What follows belongs to an exercise in optimizing a design on an open flow for small area; a production flow would make more cautious choices.
The RTL was checked by simulation tests, not by an equivalence proof against the original design.
The series may have gaps, and a smaller design here may also do less where the tests do not look.
Power and IR drop assume default switching activity.

--- flow/config.mk ---
export PLATFORM = sky130hd
export DESIGN_NAME = RegisterFile
export DESIGN_NICKNAME = RegisterFile
export VERILOG_FILES = /design/flow/design.v
export SDC_FILE = /design/flow/constraint.sdc
export NUM_CORES = 4
export LEC_CHECK = 0
export CAP_MARGIN = 20
export CORE_MARGIN = 2
export CORE_UTILIZATION = 40
export SLEW_MARGIN = 20
export SYNTH_HIERARCHICAL = 1
--- flow/constraint.sdc ---
create_clock -name core_clock -period 8.0 [get_ports {clk_i}]
set_input_delay 1.6000 -clock core_clock [delete_from_list [all_inputs] [get_ports {clk_i}]]
set_output_delay 1.6000 -clock core_clock [all_outputs]
set_load 0.01 [all_outputs]
--- flow/design.v ---
`timescale 1ns/10ps
module RF_AOI222 (out_o, a_i, b_i);
    output  logic           out_o;
    input   logic [2 : 0]   a_i;
    input   logic [2 : 0]   b_i;
    assign out_o = ~|(a_i & b_i);
endmodule
module RF_NAND2 (out_o, in_i);
    output  logic           out_o;
    input   logic [1 : 0]   in_i;
    assign out_o = ~&in_i;
endmodule
module RF_NAND3 (out_o, in_i);
    output  logic           out_o;
    input   logic [2 : 0]   in_i;
    assign out_o = ~&in_i;
endmodule
module RF_NAND4 (out_o, in_i);
    output  logic           out_o;
    input   logic [3 : 0]   in_i;
    assign out_o = ~&in_i;
endmodule
module RF_OR3 (out_o, in_i);
    output  logic           out_o;
    input   logic [2 : 0]   in_i;
    assign out_o = |in_i;
endmodule
module RF_NEXT (out_o, load_i, hold_i, d_i, q_i);
    output  logic   out_o;
    input   logic   load_i;
    input   logic   hold_i;
    input   logic   d_i;
    input   logic   q_i;
    assign out_o = (load_i & d_i) | (hold_i & q_i);
endmodule
module RF_READ_BIT (out_o, sel_i, bits_i);
    output  logic           out_o;
    input   logic [30 : 0]  sel_i;
    input   logic [30 : 0]  bits_i;
    logic [10 : 0]          grp_n;
    logic [2 : 0]           part;
    genvar g;
    generate
        for (g = 0; g < 10; g++) begin : g_aoi
            RF_AOI222 aoi (.out_o(grp_n[g]), .a_i(sel_i[3*g +: 3]), .b_i(bits_i[3*g +: 3]));
        end
    endgenerate
    RF_NAND2 n30 (.out_o(grp_n[10]), .in_i({sel_i[30], bits_i[30]}));
    RF_NAND4 p0  (.out_o(part[0]), .in_i(grp_n[3 : 0]));
    RF_NAND4 p1  (.out_o(part[1]), .in_i(grp_n[7 : 4]));
    RF_NAND3 p2  (.out_o(part[2]), .in_i(grp_n[10 : 8]));
    RF_OR3   o1  (.out_o(out_o), .in_i(part));
endmodule
module RegisterFile (RD1_o, RD2_o, RR1_i, RR2_i, WR_i, WD_i, RegWrite_i, reset_i, clk_i);
    parameter   REGISTER_LENGTH     = 64;
    parameter   REGISTER_WIDTH      = 32;
    parameter   REGISTER_SEL        = $clog2(REGISTER_WIDTH);
    output  logic [REGISTER_LENGTH - 1 : 0]                     RD1_o;
    output  logic [REGISTER_LENGTH - 1 : 0]                     RD2_o;
    input   logic [REGISTER_SEL - 1 : 0]                        RR1_i;
    input   logic [REGISTER_SEL - 1 : 0]                        RR2_i;
    input   logic [REGISTER_SEL - 1 : 0]                        WR_i;
    input   logic [REGISTER_LENGTH - 1 : 0]                     WD_i;
    input   logic                                               RegWrite_i;
    input   logic                                               reset_i;
    input   logic                                               clk_i;
    logic [REGISTER_WIDTH - 2 : 0] [REGISTER_LENGTH - 1 : 0]    regFile;
    logic [REGISTER_WIDTH - 2 : 0] [REGISTER_LENGTH - 1 : 0]    regNext;
    logic [REGISTER_WIDTH - 2 : 0]                              load, hold;
    logic [REGISTER_WIDTH - 2 : 0]                              rsel1, rsel2;
    logic [REGISTER_LENGTH - 1 : 0]                             wdata;
    assign wdata = reset_i ? '0 : WD_i;
    genvar i, b;
    generate
        for (i = 0; i < REGISTER_WIDTH - 1; i++) begin : g_reg
            assign load[i]  = reset_i | (RegWrite_i & (WR_i == i));
            assign hold[i]  = ~load[i];
            assign rsel1[i] = (RR1_i == i);
            assign rsel2[i] = (RR2_i == i);
            for (b = 0; b < REGISTER_LENGTH; b++) begin : g_next
                RF_NEXT nx (.out_o(regNext[i][b]), .load_i(load[i]), .hold_i(hold[i]),
                            .d_i(wdata[b]), .q_i(regFile[i][b]));
            end
            always_ff @(posedge clk_i)
                regFile[i] <= regNext[i];
        end
        for (b = 0; b < REGISTER_LENGTH; b++) begin : g_bit
            logic [REGISTER_WIDTH - 2 : 0] column;
            for (i = 0; i < REGISTER_WIDTH - 1; i++) begin : g_col
                assign column[i] = regFile[i][b];
            end
            RF_READ_BIT r1 (.out_o(RD1_o[b]), .sel_i(rsel1), .bits_i(column));
            RF_READ_BIT r2 (.out_o(RD2_o[b]), .sel_i(rsel2), .bits_i(column));
        end
    endgenerate
endmodule
--- flow/run.sh ---
#!/bin/bash
# synth_recipe.tcl (not shown) runs the flow's synth.tcl, then flattens the netlist and writes it again
# the make line also repeats each setting of config.mk as NAME=value (left out here)
make -C /OpenROAD-flow-scripts/flow DESIGN_CONFIG=/design/flow/config.mk WORK_HOME=/design/flow/orfs CLKGATE_MAP_FILE= SYNTH_SCRIPT=/design/flow/synth_recipe.tcl finish
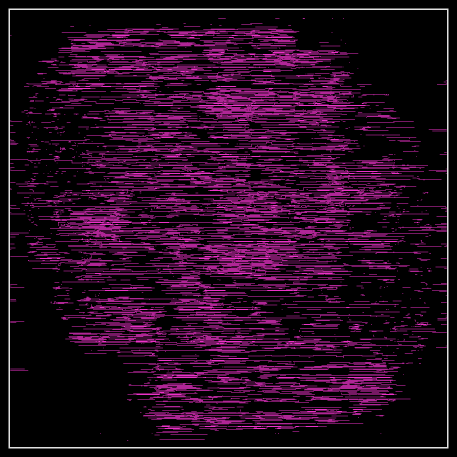
Figure 1: run 1, signal wires on met3.
Scale: 1 px per um.
The longest straight run is 187 um. 1,044 nets have wire on it. The layer holds 16% of the routed length. The layer carries 63.3 mm of wire. The wires run mostly horizontal.
Via Count: 77,600
met3 GRT Util: 14.4%
final WL: 390,000 um

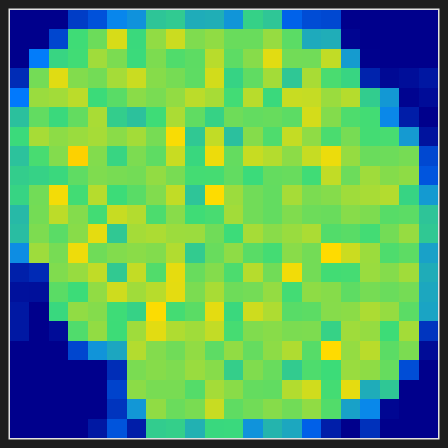
Figure 2: run 1, placement density heat map.
22 x 22 tiles, from dark blue (low) to red (high), 0 to 100% covered.
12% of the tiles are nearly empty. The mean over all tiles is 46%. The emptiest ninth of the die: south-west. The fullest tile reaches 76%.
core area: 186,000 um^2
Final Util: 49.1%
Initial Util: 40.3%

==> impl_metrics.py, run 1 <==
metrics = {
    "timing": {
        "setup_viol": 0,
        "worstMarginPinSlew_ns": 1.31,
        "finalCritPeriodShare_pct": 94.1,
    },
    "clock_network": {
        "insertion_delay_ns": 0.85,
        "clock_sinks": 1984,
        "cts-root-buf": "clkbuf_16",
    },
    "critical_path": {
        "arrival_ns": 5.93,
        "start_kind": "primary input",
        "critPathMaxFanout": 27,
        "crit_path_end_kind": "output pin",
    },
    "route": {
        "drt-initial-drc-count": 18900,
        "met3_length_um": 63300,
        "routed-wl-met2_um": 157000,
    },
    "finish": {
        "multi_input_area_share_pct": 39.8,
        "largest_register_ffs": 1984,
        "n_clock_buffer": 290,
        "design_area_um2": 91200,
    },
    "power_and_ir_drop": {
        "clockPowerShare_pct": 41.9,
        "p_leak_nw": 34.7,
        "p_sw_mw": 6.64,
        "seq-power_mw": 11.4,
    },
    "floorplanning": {
        "die_h_um": 437,
    },
    "run_status": {
        "status": "timing/DRC/antenna clean",
    },
    "logic_synthesis": {
        "synth_edf_count": 0,
        "postSynthCellCount": 6153,
        "netlist_area_um2": 75000,
    },
    "placed_design": {
        "place_ws_ns": 0.747,
    },
}
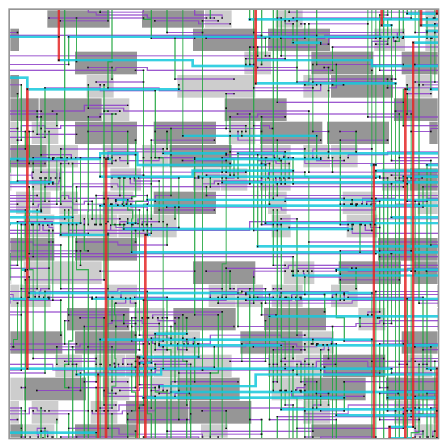
Figure 3: run 1, a small window of the routed layout.
Region (84, 303) to (134, 353) um. Cells in gray, sequential cells in the stronger gray; small squares are vias.
Key: M4 = red; M3 = cyan; M1 = purple; M2 = green
Most frequent: dfxtp_1 (39), a22o_1 (35), a222oi_1 (23). Netlist names of flops here include regFile (39). 106 logic cells have their middle in the window. Sequential cells in the window: 39.

run 1: per-stage QoR:
| step | utilization, % | hold WS (ns) |
|---|---|---|
| finish | 49.1 | 0.495 |
| floorplan | - | 0.460 |
| global placement | 45.1 | 0.472 |
| global route | 49.1 | 0.508 |
| CTS | 49.0 | 0.496 |
| detailed placement | 45.2 | 0.477 |
run 1: final timing paths:
check | to | start | depth (start not counted) | slack, ns
worst max-delay path | RD1_o[39] | RR1_i[0] | 8 | 0.47
worst min-delay path | regFile[850] | regFile[850] | 1 | 0.50
worst max register to register | regFile[987] | regFile[987] | 1 | 7.33
worst min register to register | regFile[850] | regFile[850] | 1 | 0.50
run 1: cells in the mapped netlist (6+ instances only):
library cell	number
a22o_1	1984
dfxtp_1	1984
a222oi_1	1280
nand4_1	256
nand3_1	132
nand2_1	130
or3_1	130
nor2b_1	66
nor2_1	41
a21oi_1	31
a21o_1	29
nor3_1	22
clkbuf_1	20
buf_2	15
nand2b_1	8
nand3b_1	6
run 1: cells by family after synthesis:
logic type	Yosys count	share of synthesized area, %
buf+inv	39	0.244
flops	1984	53.0
compound gates	3326	40.8
simple gates	804	5.97
Figure 4. Worst path highlighted (run 1).
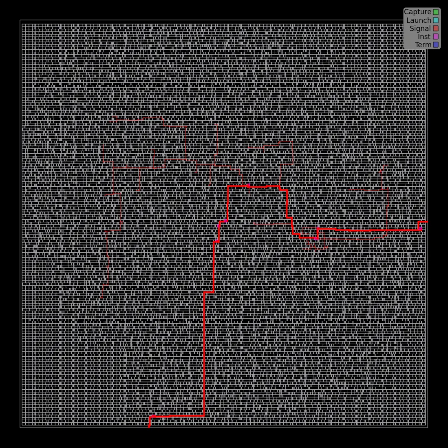

## Run 2: what changed since run 1
--- a/flow/design.v
+++ b/flow/design.v
@@ -70,10 +70,10 @@
     logic [REGISTER_WIDTH - 2 : 0]                              rsel1, rsel2;
     logic [REGISTER_LENGTH - 1 : 0]                             wdata;
-    assign wdata = reset_i ? '0 : WD_i;
+    assign wdata = WD_i;
     genvar i, b;
     generate
         for (i = 0; i < REGISTER_WIDTH - 1; i++) begin : g_reg
-            assign load[i]  = reset_i | (RegWrite_i & (WR_i == i));
-            assign hold[i]  = ~load[i];
+            assign load[i]  = ~reset_i & RegWrite_i & (WR_i == i);
+            assign hold[i]  = ~reset_i & ~(RegWrite_i & (WR_i == i));
             assign rsel1[i] = (RR1_i == i);
             assign rsel2[i] = (RR2_i == i);
==> flow/flow/run.sh (new file) <==
#!/bin/bash
# The standard layout (standard.sh: ORFS synthesis to finish, unchanged synthesis),
# with one change: the buffers that ORFS puts on every input and output port are the
# smallest buffer, sky130_fd_sc_hd__buf_1, instead of the cell buffer_ports picks itself.
set -euo pipefail
export BUFFER_PORTS_ARGS="-buffer_cell sky130_fd_sc_hd__buf_1"
bash standard.sh finish > standard_flow.log 2>&1
==> flow/standard.sh (new file) <==
#!/bin/bash
# synth_recipe.tcl (not shown) runs the flow's synth.tcl, then flattens the netlist and writes it again
# the make line also repeats each setting of config.mk as NAME=value (left out here)
make -C /OpenROAD-flow-scripts/flow DESIGN_CONFIG=/design/flow/config.mk WORK_HOME=/design/flow/orfs CLKGATE_MAP_FILE= SYNTH_SCRIPT=/design/flow/synth_recipe.tcl "${@:-finish}"
--- a/flow/config.mk
+++ b/flow/config.mk
@@ -8,5 +8,8 @@
 export CAP_MARGIN = 20
 export CORE_MARGIN = 2
-export CORE_UTILIZATION = 40
+export CORE_UTILIZATION = 55
+export CTS_BUF_LIST = sky130_fd_sc_hd__clkbuf_8
+export CTS_CLUSTER_DIAMETER = 100
+export CTS_CLUSTER_SIZE = 16
 export SLEW_MARGIN = 20
 export SYNTH_HIERARCHICAL = 1
removed: flow/run.sh
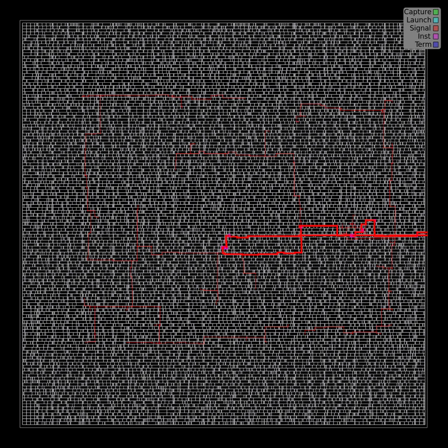
Figure 5: run 2, worst path highlighted.
worst setup margin: 1.09 ns
Final Util: 61.8%
fin crit period: 6.91 ns
fin cells: 8,527

==> run 2 against run 1 <==
Compared with the run above:
- maximum frequency up 8.9%
- combinational power decreased by 59%
- design area shrank 8.5%
- critical endpoint is now RD2_o[59]
- routed wire length up 2.0%
- count of clock-buffer cells in the layout is 143 lower
- critical path type unchanged
- first-iteration DRC count increased by 21%
- setup slack better by 0.61 ns
- clock skew did not move
==> impl_metrics.py, run 2 <==
metrics = {
    "critical_path": {
        "critPathRequiredTime_ns": 6.40,
        "critPathMaxFanout": 44,
        "start_kind": "primary input",
        "critPathMaxStageDelay_ns": 0.96,
        "rr_worst_depth": 1,
        "crit_path_end_kind": "output pin",
        "arrival_ns": 5.31,
        "worst-path-stages": 8,
    },
    "clock_network": {
        "cts_tree": "yes",
        "cts-root-buf": "clkbuf_8",
        "clock_sinks": 1984,
        "insertion_delay_ns": 0.92,
    },
    "route": {
        "vias": 79200,
        "drt-initial-drc-count": 22800,
        "routed_wl_um": 398000,
    },
    "timing": {
        "setup_viol": 0,
        "whs_ns": 0.504,
        "finalCritPeriodShare_pct": 86.4,
        "worstMarginPinSlew_ns": 1.36,
    },
    "global_route": {
        "grt_pass1_wl_um": 548000,
        "use_met3_pct": 29.2,
        "grt_use_met2_pct": 71.7,
    },
    "power_and_ir_drop": {
        "seq-power_mw": 10.0,
        "p_sw_mw": 4.33,
        "p_leak_nw": 29.7,
        "clockPowerShare_pct": 30.9,
    },
    "run_status": {
        "status": "timing/DRC/antenna clean",
    },
    "finish": {
        "n_clock_buffer": 147,
        "multi_input_area_share_pct": 42.8,
    },
    "floorplanning": {
        "coreArea_um2": 135000,
        "initial_core_util_pct": 55.2,
        "die_h_um": 372,
    },
    "placed_design": {
        "place_congestion": 0.944,
    },
    "logic_synthesis": {
        "netlist_area_um2": 74600,
        "synth_top_cell_by_area": "dfxtp_1",
        "postSynthCellCount": 6095,
        "ys_types": 29,
        "yosys-top-cells-count": "a22o_1 (1,984), dfxtp_1 (1,984), a222oi_1 (1,280), nand4_1 (256)",
        "synth_edf_count": 0,
    },
    "worst_hold_path": {
        "worstHoldPathCells": 1,
    },
}
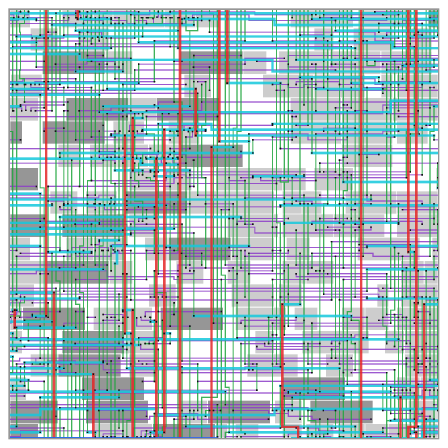
Figure 6: run 2, a small window of the routed layout.
Region (68, 254) to (118, 304) um. Cells in gray, sequential cells in the stronger gray; small squares are vias.
Key: M4 = red; M2 = green; M5 = blue; M3 = cyan; M1 = purple
Most frequent: buf_4 (23), a22o_1 (22), dfxtp_1 (22). 136 logic cells have their middle in the window. Sequential cells in the window: 22. Netlist names of flops here include regFile (22).

==> run 2: path summary, 6_finish.rpt <==
path / start / endpoint / slack (ns)
worst max-delay path: RR2_i[0] / RD2_o[59] / 1.09
worst min-delay path: regFile[274] / regFile[274] / 0.50
worst max register to register: regFile[1128] / regFile[1128] / 7.34
worst min register to register: regFile[274] / regFile[274] / 0.50
==> run 2: per-layer routing <==
metal	wire [um]	share of wire [%]
met3	80800	20
met4	35700	9.0
met1	133000	33
met2	148000	37
met5	201	0.050
==> run 2: kinds of logic (layout without fill, tap and decap cells) <==
family,count (synthesis),after routing,synth area share (%)
flops,1984,1984,53.2
compound gates,3295,3295,40.7
simple gates,785,785,5.88
buf+inv,31,669,0.190
other cells,0,13,0
==> run 2: modules after synthesis, one instance, submodules excluded, a selection <==
module	copies in the design	flip-flops and latches	cells	area, um^2
RF_NEXT	1984	0	1	8.76
RegisterFile	1	1984	2191	40900
RF_NAND2	128	0	1	3.75
RF_NAND3	128	0	1	5.00
RF_NAND4	256	0	1	6.26
RF_OR3	128	0	1	6.26
RF_AOI222	1280	0	1	10.0
Figure 7. Signal wires on met3 (run 2).
Scale: 1 px per um.
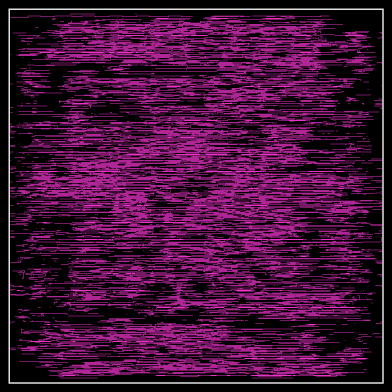

## Run 3: what changed since run 2
--- a/flow/config.mk
+++ b/flow/config.mk
@@ -8,8 +8,8 @@
 export CAP_MARGIN = 20
 export CORE_MARGIN = 2
-export CORE_UTILIZATION = 55
+export CORE_UTILIZATION = 40
 export CTS_BUF_LIST = sky130_fd_sc_hd__clkbuf_8
 export CTS_CLUSTER_DIAMETER = 100
-export CTS_CLUSTER_SIZE = 16
+export CTS_CLUSTER_SIZE = 14
 export SLEW_MARGIN = 20
 export SYNTH_HIERARCHICAL = 1
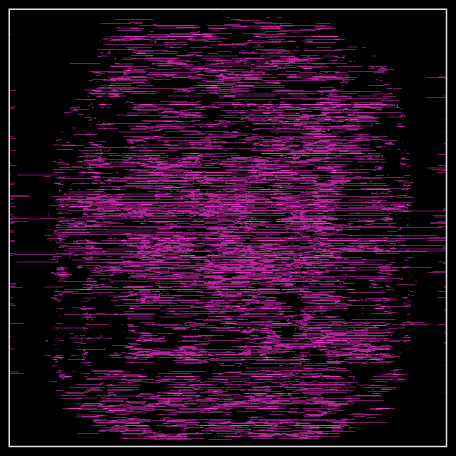
Figure 8: run 3, signal wires on met3.
Scale: 1 px per um.
The layer carries 68.6 mm of wire. The longest straight run is 171 um.
Via Count: 78,400
final WL: 403,000 um
met3 GRT Util: 18.1%

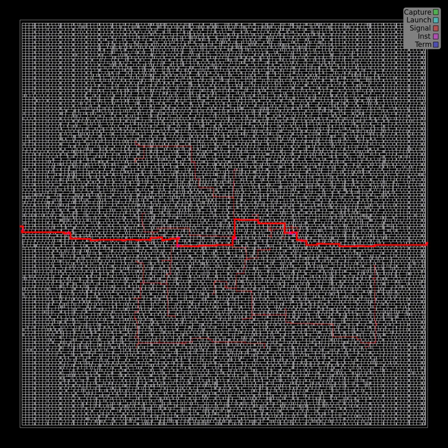
Figure 9: run 3, worst path highlighted.
total negative slack: 0 ns
worst setup margin: 1.24 ns
fin cells: 9,283
Final Util: 45.6%
fin crit period: 6.76 ns

==> run 3 against run 2 <==
Compared with the run above:
- global-route usage is 15 points lower
- flip-flop and latch count stayed put
- synthesized area stayed put
- first-iteration DRC count is 6.8% lower
- setup slack better by 0.16 ns
- non-clock buffer count is 15 higher
- critical path type unchanged
- largest cell class unchanged
==> impl_metrics.py, run 3 <==
metrics = {
    "floorplanning": {
        "coreArea_um2": 185000,
        "initial_core_util_pct": 40.2,
        "die_h_um": 436,
    },
    "logic_synthesis": {
        "muxShareOfSynthArea_pct": 0,
        "synthXorXnorAreaFrac_pct": 0,
        "postSynthCellCount": 6095,
        "synth_compound_area_share_pct": 40.7,
        "synth_simple_gate_area_share_pct": 5.88,
        "ys_types": 29,
        "synth_top_family_by_area": "compound AO/OA/AOI/OAI gates",
        "synth_top_cell_by_area": "dfxtp_1",
        "synth_edf_count": 0,
        "synthAdderAreaFrac_pct": 0,
        "netlist_area_um2": 74600,
    },
    "critical_path": {
        "r2r_setup_slack_ns": 7.34,
        "cp_common_cell": "buf_1",
        "critPathMaxStageDelay_ns": 0.75,
        "arrival_ns": 5.16,
        "rr_worst_depth": 1,
        "critPathRequiredTime_ns": 6.40,
        "reg2reg_from": "regFile[1779]",
        "startpoint": "RR1_i[0]",
        "start_kind": "primary input",
        "worst-path-stages": 8,
        "r2r-end": "regFile[1779]",
        "crit_path_end": "RD1_o[1]",
    },
    "global_route": {
        "grt_pass1_wl_um": 560000,
        "antenna_found_initial": 24,
    },
    "placed_design": {
        "place_congestion": 0.923,
    },
    "power_and_ir_drop": {
        "clockPowerShare_pct": 32.2,
        "power.density_cell_area_nw_per_um2": 194,
        "p_sw_mw": 4.43,
        "p_leak_nw": 29.9,
        "seq-power_mw": 10.0,
        "p_comb_mw": 1.11,
    },
    "timing": {
        "setup_viol": 0,
        "whs_ns": 0.501,
        "slew_viol_final": 0,
        "finalCritPeriodShare_pct": 84.5,
        "rsz0062_at_grt": "no",
        "worstMarginPinSlew_ns": 1.32,
    },
    "worst_hold_path": {
        "min_from": "regFile[693]",
        "min_to": "regFile[693]",
        "min_path_type": "register to register",
        "worstHoldPathCells": 1,
    },
    "run_status": {
        "status": "timing/DRC/antenna clean",
    },
    "route": {
        "drt-initial-drc-count": 21200,
        "avgViaCountPerCell": 8.44,
    },
    "clock_network": {
        "clockBufferDepth": 3,
        "cts_tree": "yes",
        "insertion_delay_ns": 1.01,
        "clock_sinks": 1984,
        "cts-root-buf": "clkbuf_8",
    },
}
run 3: cell counts after synthesis:
Identical to the previous run, type by type.
run 3: area by class of cell:
type                       count  area [um^2]
antenna                       37         92.6
inverter                       2         7.51
tap                         2480         3100
timing repair buffer         528         3610
clock inverter                 7         48.8
sequential                  1984        39700
clock buffer                 165         2270
multi-input combinational   4080        35800
fill                       17200       101000
run 3: metal layers:
metal,GRT usage [%],vias to the layer above,share of wire (%)
met3,18.1,2101,17
met5,1.64,-,0.11
met1,49.4,38300,35
li1,-,29800,-
met4,25.7,22,7.8
met2,56.1,8182,40
run 3: metrics by stage:
step / worst slack (ns) / instance area (um^2)
2_1_floorplan: 0.374 / 74600
3_3_place_gp: 1.61 / 82100
3_5_place_dp: 1.47 / 82200
4_1_cts: 1.45 / 84500
5_1_grt: 1.38 / 84500
6_report: 1.24 / 84600
run 3: modules after synthesis (local to each module, per instance), a selection:
module	area [um^2]	flip-flops and latches	cells
RF_NAND3	5.00	0	1
RF_NAND4	6.26	0	1
RegisterFile	40900	1984	2191
RF_NAND2	3.75	0	1
RF_NEXT	8.76	0	1
RF_OR3	6.26	0	1
RF_AOI222	10.0	0	1

what the ideal ports hide:
The results above use ideal ports. As a check the final layouts listed here were re-extracted and re-timed, cells and wires unchanged. Step 1 assumes that a clkbuf_16 drives the clock port and a buf_2 every other input. Step 2 times the ports against the registers' clock, not the clock port: input delays grow and output delays shrink by t, the midpoint of the rising clock arrivals with the driver on. Three values: ideal ports, drivers, drivers and shift; two values: the first two.
| run | t, ns | setup WS [ns] | worst hold slack (ns) | worst setup path after step 2 | worst slew at a driven data input, ns |
|---|---|---|---|---|---|
| run 1 | 0.936 | 0.473 / 0.442 / 0.442 | 0.495 / 0.495 / 0.495 | input to output | 0.12 |
| run 2 | 1.014 | 1.085 / 1.021 / 1.021 | 0.504 / 0.504 / 0.504 | input to output | 0.17 |
| run 3 | 1.087 | 1.243 / 1.090 / 1.090 | 0.501 / 0.501 / 0.501 | input to output | 0.21 |
After both steps setup and hold are still met in every run listed. For run 3, which loses most, drivers alone change the setup slack by -0.153 ns; drivers and shift together by -0.153 ns.
